From an optimization exercise on the open Yosys and OpenROAD flow, aimed at small area; shortcuts taken in it are not production practice. The RTL was checked by simulation tests, not by an equivalence proof against the original design. The series may have gaps, and a smaller design here may also do less where the tests do not look.

Run 1, register map, names as in the netlist:
(1 px per micron) Other cells in gray.
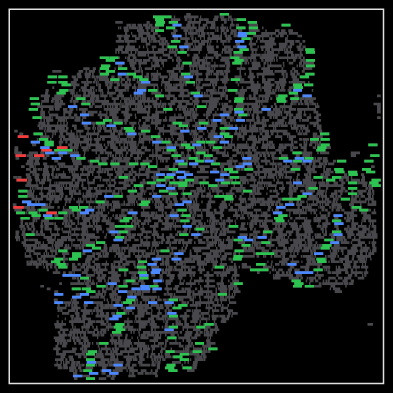
Run 1, met4 routing:
(1.5 px per micron) Supply wires on this layer in gray.
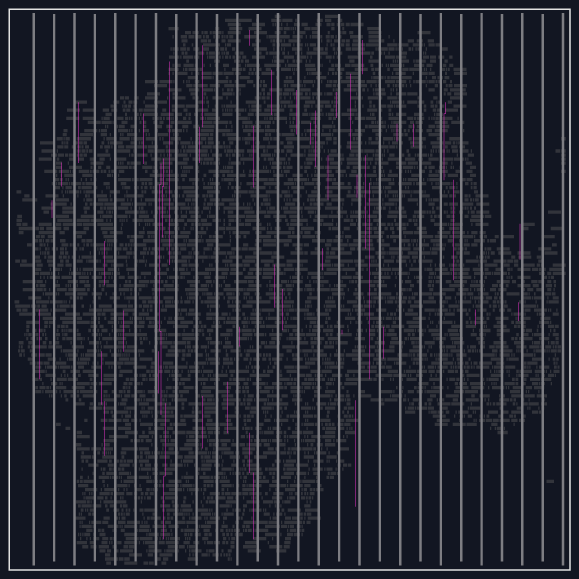
Run 1, placement view:
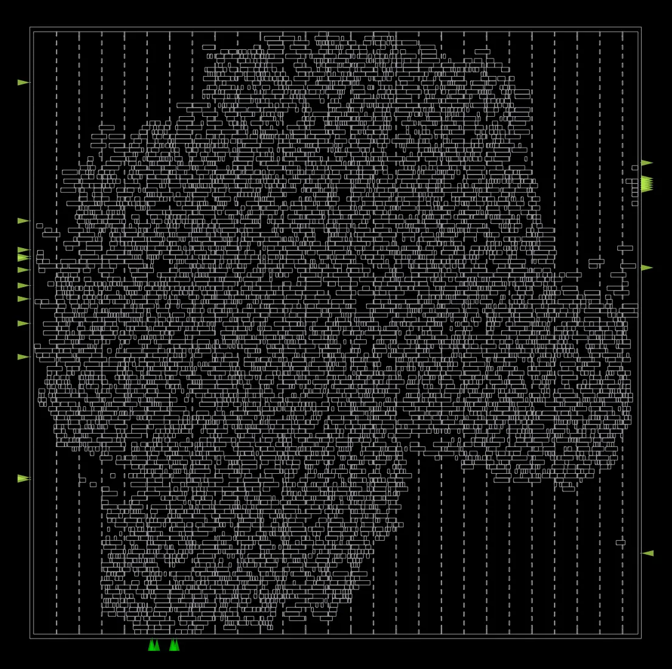
$ cat config.mk
export PLATFORM = sky130hd
export DESIGN_NAME = fir
export DESIGN_NICKNAME = fir
export VERILOG_FILES = /design/flow/design.v
export SDC_FILE = /design/flow/constraint.sdc
export NUM_CORES = 4
export LEC_CHECK = 0
export CAP_MARGIN = 20
export CORE_MARGIN = 2
export CORE_UTILIZATION = 40
export SLEW_MARGIN = 20
$ cat constraint.sdc
create_clock -name core_clock -period 7.0 [get_ports {clk}]
set_input_delay 1.4000 -clock core_clock [delete_from_list [all_inputs] [get_ports {clk}]]
set_output_delay 1.4000 -clock core_clock [all_outputs]
set_load 0.01 [all_outputs]
$ cat design.v
`timescale 1ns / 1ps
module fir
#(
    parameter   DIN_WIDTH    = 8    ,    
                FIR_TAP      = 16   ,    
                COEF_WIDTH   = 8    ,    
                DOUT_WIDTH   = 8        
)
(
    input           clk         ,
    input           rst_n       ,
    input           load_sw     ,                
    input       [ DIN_WIDTH-1:0]    data_in ,    
    input       [COEF_WIDTH-1:0]    coff_in ,    
    output      [DOUT_WIDTH-1:0]    data_out     
    );
localparam  PROD_WIDTH   = DIN_WIDTH + COEF_WIDTH,  
            ADD_WIDTH    = PROD_WIDTH + clogb2(FIR_TAP) ; 
reg [DIN_WIDTH-1:0] data_in_r;
wire [ADD_WIDTH-1:0] data_out_w;
reg [COEF_WIDTH-1:0] coff [FIR_TAP-1:0];     
wire [PROD_WIDTH-1:0] prod [FIR_TAP-1:0];    
reg [ADD_WIDTH-1:0] sum [FIR_TAP-1:0];       
always @(posedge clk or negedge rst_n) begin: LOAD
    integer i;
    if (!rst_n) begin
        for (i = 0; i <= FIR_TAP-1; i = i +1) begin
            coff[i] <= 'd0;
        end
        data_in_r <= 'd0;
    end else if(!load_sw) begin      
        coff[FIR_TAP-1] <= coff_in;
        for (i = FIR_TAP-1; i > 0; i = i -1) begin
            coff[i-1] <= coff[i];
        end
    end else begin
        data_in_r <= data_in;        
    end
end
genvar k;
generate
    for (k = 0; k < FIR_TAP; k = k + 1) begin
        assign prod[k] = data_in_r * coff[k];
    end
endgenerate
always @(posedge clk or negedge rst_n) begin: SOP
    integer m;
    if (!rst_n) begin
        for (m = 0; m < FIR_TAP; m = m + 1) begin
            sum[m] <= 'd0;
        end
    end else begin
        sum[FIR_TAP-1] <= prod[FIR_TAP-1];
        for (m = FIR_TAP-1; m > 0; m = m - 1) begin
            sum[m-1] <= prod[m-1] + sum[m];
        end
    end
end
assign data_out_w = sum[0];
assign data_out = data_out_w[ADD_WIDTH-1:ADD_WIDTH-DOUT_WIDTH];
function integer clogb2 (input integer depth);
    begin
        for(clogb2=0; depth>1; clogb2=clogb2+1)
        depth = depth >> 1;
    end
endfunction
endmodule
$ cat run.sh
#!/bin/bash
# synth_recipe.tcl (not shown) runs the flow's synth.tcl, then flattens the netlist and writes it again
# the make line also repeats each setting of config.mk as NAME=value (left out here)
make -C /OpenROAD-flow-scripts/flow DESIGN_CONFIG=/design/flow/config.mk WORK_HOME=/design/flow/orfs CLKGATE_MAP_FILE= SYNTH_SCRIPT=/design/flow/synth_recipe.tcl finish
==> impl_metrics.toml, run 1 <==
[status]
run_status = "finished clean"

[routing]
dr.pass1.iters = 5
vias_per_cell = 4.77
wl_per_cell_microns = 15.4

[timing]
finalSetupViolations = 0
period_needed_ns = 5.72
skew_ns = 0.0398
setup_slack_ns = 1.28
hold_viol_final = 0
hold_slack_ns = 0.432
grt_setup_unrepaired = "no"
fmax_mhz = 175

[logic_synthesis]
syn_nets = 7187
async_flop_share = 1.00
syn_area_per_cell_sq_um = 9.48
synth_enable_flop_cells = 0
yosys.cell_types.count = 78
yosysSeqAreaShare = 0.200
ys_seq_elements = 434
netlist_instances = 5741
netlist_area_sq_um = 54400

[global_routing]
grt_max_degree = 120
grt_use_total = 0.174
grt_pass1_wl_microns = 199000
grt_pass1_vias = 38900

[setup_path]
reg2reg_to = "sum[10][19]"
startpoint_type = "flip-flop"
r2r-start = "data_in_r[5]"

[clock_network]
cts_hold_buffers = 0
clock_path_buffers = 3
post_cts_resized = 0
clock_sinks = 434
clock_latency_ns = 0.67

[placed_design]
gp_congestion = 0.821
place_ws_ns = 1.30
port_buffers = 26
dpl_cell_area_sq_um = 56400
place_hpwl_microns = 86400

[floorplanning]
die_w_microns = 373
start_util = 0.402
die_y_microns = 373
dieArea_sq_um = 139000

[final_layout]
syn2layout_area_growth_pct = 7.26
stdcell_area_sq_um = 58400
nNetsFinal = 7078
utilization = 0.431

[job]
drv_cap = 0

[hold_path]
whs_path_depth = 1
About 'register map, names as in the netlist':
`data_in_r` -> red  # sequential cells 8, where left middle
`sum` -> green  # sequential cells 298, where widely spread
`coff` -> blue  # sequential cells 128

About 'met4 routing':
share of all routed wire = 1.6%
main direction = vertical
longest straight run = 135 microns
nets with wire on the layer = 19
vias post-DR: 35600
Routed WL: 115000 microns

About 'placement view':
CORE AREA: 135000 sq um
sequential share of cell area: 0.187

[run 1: worst max-delay path by stage]
stage	endpoint	slack [ns]	start
4_1_cts	sum[0][16]	1.31	data_in_r[5]
2_1_floorplan	sum[9][18]	1.92	data_in_r[7]
5_1_grt	sum[10][19]	0.99	data_in_r[4]
3_3_place_gp	sum[1][19]	1.42	data_in_r[4]
6_report	sum[10][19]	1.28	data_in_r[5]
3_5_place_dp	sum[0][19]	1.30	data_in_r[5]
[run 1: flip-flops by register name, indices dropped and copies added, names as in the netlist]
register / flops
sum: 298
coff: 128
data_in_r: 8
[run 1: critical path: stages, from the launching register on]
cell	delay [ns]
dfrtp_4	1.05
buf_4	0.47
nand2_1	0.13
fa_1	0.53
inv_1	0.06
fa_1	0.48
fa_1	0.49
inv_1	0.05
fa_1	0.47
inv_1	0.04
ha_1	0.20
a2111o_1	0.40
a31oi_1	0.25
o21ai_0	0.21
a31oi_1	0.29
nor2b_1	0.07
o21ai_0	0.24
xnor2_1	0.16
[run 1: layer usage]
| layer | up-vias | share of wire | global-route usage |
|---|---|---|---|
| li1 | 17000 | - | - |
| met1 | 18100 | 0.48 | 0.237 |
| met2 | 375 | 0.48 | 0.302 |
| met3 | 110 | 0.026 | 0.0153 |
| met4 | 0 | 0.016 | 0.0356 |
| met5 | - | 0 | 0 |
[run 1: metrics by stage]
stage / std cells
after global routing: 7459
after floorplan: 5741
final: 7459
after CTS: 7459
after detailed placement: 7354
after global placement: 7354
[run 1: logic make-up (layout without fill, tap and decap cells)]
group                      count (synthesis)  count (layout)  synth area share
buffers and inverters                   1711            1648             0.118
xor gates and xnor gates                 201             201            0.0324
DFF                                      434             434             0.200
muxes                                    139             139            0.0287
adders and majority gates               1427            1427             0.437
and+or+nand+nor                         1350            1350             0.125
AOI/OAI and AO/OA                        479             479            0.0593
[run 1: synthesized netlist by cell type, types with 37 or more instances]
master | count | area [sq um]
nor2_1 | 94 | 353
ha_1 | 641 | 8020
inv_1 | 1480 | 5560
fa_1 | 786 | 15700
a21oi_1 | 135 | 676
and2_1 | 551 | 3450
a21o_1 | 71 | 533
xor2_1 | 54 | 473
dfrtp_1 | 434 | 10900
o21ai_0 | 82 | 410
buf_1 | 37 | 139
o21a_1 | 40 | 300
mux2_2 | 136 | 1530
clkbuf_1 | 192 | 721
xnor2_1 | 147 | 1290
nand2_1 | 543 | 2040
[run 1: cell type report]
type                       instances  area [sq um]
multi-input combinational       3596         37100
inverter                        1480          5560
fill                           13100         76900
tap                             1781          2230
timing repair buffer              63           582
clock inverter                    26           357
sequential                       434         10900
clock buffer                      79          1620
Run 1, wire density map:
(1 px per micron) The die is cut into 37 by 37 equal tiles; dark purple is low, yellow is high, scaled to the fullest tile. Values are wire area over tile area, all layers added.
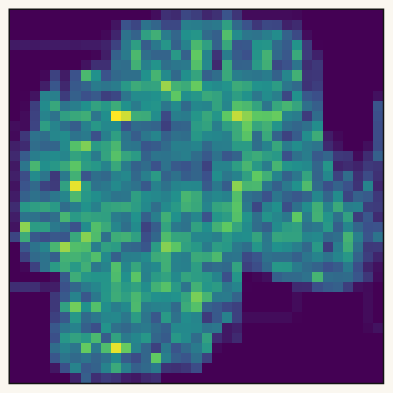

==> run 2: too many edits to list; what changed since run 1 <==
design.v: 67 -> 3096 lines; modules unchanged: 0
  fir: edited, 66 -> 3092 lines
  fa: new, 4 lines
==> module fa as of run 2 <==
module fa (input a, input b, input c, output s, output co);
assign s = a ^ b ^ c;
assign co = (a & b) | (a & c) | (b & c);
endmodule
--- a/config.mk
+++ b/config.mk
@@ -6,6 +6,8 @@
 export NUM_CORES = 4
 export LEC_CHECK = 0
+export ABC_AREA = 1
 export CAP_MARGIN = 20
 export CORE_MARGIN = 2
 export CORE_UTILIZATION = 40
 export SLEW_MARGIN = 20
+export SYNTH_HIERARCHICAL = 1
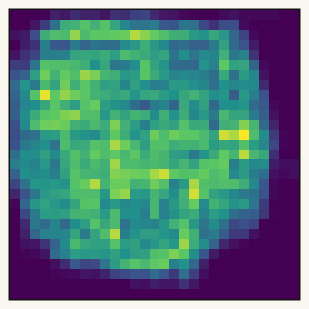
Run 2: wire density map
(1 px per micron) The die is cut into 29 by 29 equal tiles; dark purple is low, yellow is high, scaled to the fullest tile. Values are wire area over tile area, all layers added.
densest ninth of the die = middle
nearly empty tiles = 20%
mean over tiles = 0.26
tiles over half the peak = 44%
fullest tile = 0.66
emptiest ninth of the die = bottom right
Routed wire per std cell: 28.9 microns
Routed WL: 126000 microns
all-layer global routing usage: 0.316
vias post-DR: 23000

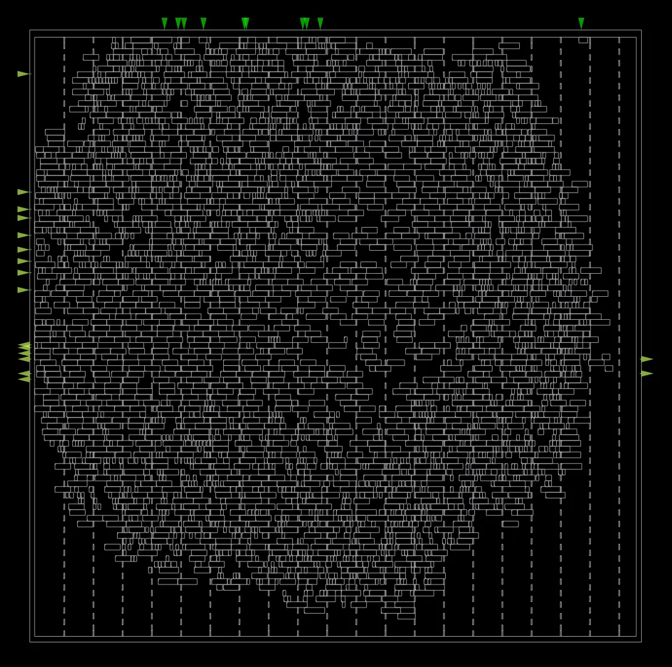
Run 2: placement view
Rows: 104
FFs & Latches: 264
final std cells w/o fill: 4347
# Taps: 1060

==> impl_metrics.toml, run 2 <==
[logic_synthesis]
syn_nets = 3957
yosysTopAreaCell = "fa_1"
yosys.cell_types.count = 13
synth_enable_flop_cells = 0
yosysSeqAreaShare = 0.182
netlist_area_sq_um = 32500
synth_commonest_cells = "nand2_1, fa_1, clkbuf_1"
synth_top_area_share = 0.618
synth.most_common_cell = "nand2_1"
syn_area_per_cell_sq_um = 11.1
async_flop_share = 0.485
netlist_instances = 2933

[timing]
skew_ns = 0.0302
finalSetupViolations = 8
grt_setup_unrepaired = "yes"
setup_slack_ns = -2.68
hold_slack_ns = 0.418
period_needed_ns = 9.68
hold_viol_final = 0

[floorplanning]
die_w_microns = 289
die_y_microns = 289
dieArea_sq_um = 83500
start_util = 0.404

[final_layout]
multiInputGateArea_sq_um = 25500
nNetsFinal = 4281
syn2layout_area_growth_pct = 20.8
n_fill_cell = 7291

[job]
drv_cap = 0

[status]
run_status = "finished with violations"
check.faults = "negative setup slack"

[placed_design]
place_hpwl_microns = 111000

[global_routing]
grt_max_degree = 133
grt_pass1_wl_microns = 181000

[clock_network]
clock_latency_ns = 0.58
cts_hold_buffers = 0
clock_sinks = 264

[routing]
dr.pass1.iters = 6

[setup_path]
startpoint_type = "flip-flop"
-- run 2: cell families after synthesis --
group                      share of synthesized area
and+or+nand+nor                                0.134
adders and majority gates                      0.619
buffers and inverters                         0.0446
DFF                                            0.182
AOI/OAI and AO/OA                             0.0197
-- run 2: critical path, cell delays in order, from the launching register on --
cell	delay, ns
dfrtp_2	0.44
buf_6	0.15
buf_4	0.13
buf_4	0.15
nand2_1	0.10
fa_1	0.47
fa_1	0.57
fa_1	0.64
fa_1	0.45
fa_1	0.43
fa_1	0.52
fa_1	0.57
fa_1	0.42
fa_1	0.48
fa_2	0.39
fa_2	0.34
fa_2	0.34
fa_1	0.45
inv_2	0.08
ha_4	0.13
inv_2	0.03
fa_2	0.37
fa_2	0.35
fa_2	0.34
fa_2	0.34
fa_2	0.34
fa_1	0.50
inv_1	0.04
-- run 2: area by class of cell --
class	count	share of cell area
multi-input cells	2296	0.650
flip-flops and latches	264	0.155
repair buffers	568	0.121
well taps	1060	0.0338
clock buffers	56	0.0280
inverters	89	0.00851
clock inverters	14	0.00453
-- run 2: Yosys stat by module (local to each module, per instance) --
module / flip-flops and latches / cells / area, sq um
fa: 0 / 1 / 20.0
fir: 264 / 1929 / 12400
-- run 2: per-layer routing --
| layer | wire, microns | vias to the layer above | global-route usage |
|---|---|---|---|
| met5 | 27 | - | 0 |
| met4 | 7450 | 4 | 0.150 |
| met3 | 13200 | 262 | 0.0915 |
| met2 | 56000 | 1207 | 0.473 |
| met1 | 49000 | 12300 | 0.426 |
| li1 | - | 9268 | - |
-- run 2: worst paths after layout --
path,cells past startpoint,slack (ns),from,end
hold / removal,0,0.42,smp[2][0],smp[3][0]
setup / recovery,27,-2.68,coff[2][3],dout[6]
max in group asynchronous,2,4.70,rst_n,coff[10][1]
min in group asynchronous,1,0.97,rst_n,coff[11][4]
hold reg to reg,0,0.42,smp[2][0],smp[3][0]
setup reg to reg,27,-2.68,coff[2][3],dout[6]
-- run 2: metrics by stage --
stage | utilization | cell area (sq um) | setup slack, ns
6_report | 0.488 | 39200 | -2.68
5_1_grt | 0.488 | 39200 | -2.85
4_1_cts | 0.487 | 39100 | -2.69
3_5_place_dp | 0.463 | 37200 | -2.94
3_3_place_gp | 0.463 | 37200 | -2.97
2_1_floorplan | - | 33300 | -2.20
-- run 2: timing repair --
action	CTS	global route
pin swaps	54	28
buffers inserted	32	5
gates resized for setup	184	40
setup endpoints to repair	8	8

what the ideal ports hide:
In the flow no input, the clock included, has a driving cell. The finished layouts below were timed again as built, in two steps. Step 1 sets driving cells, clkbuf_16 on the clock port and buf_2 on the other inputs (assumed; they add their load-dependent delay and slew). Step 2 moves the port delays by t, midway between the first and last clock arrival at a register: inputs arrive t later, outputs are due t later. That takes back most of the time a late clock gives input paths. Slacks: ideal / step 1 / step 2; pairs: ideal / step 1.
run | t (ns) | setup slack, ns | latest minus earliest clock arrival (ns)
run 1 | 0.724 | 1.276 / 1.276 / 1.276 | 0.044 / 0.044
run 2 | 0.637 | -2.683 / -2.683 / -2.683 | 0.033 / 0.033
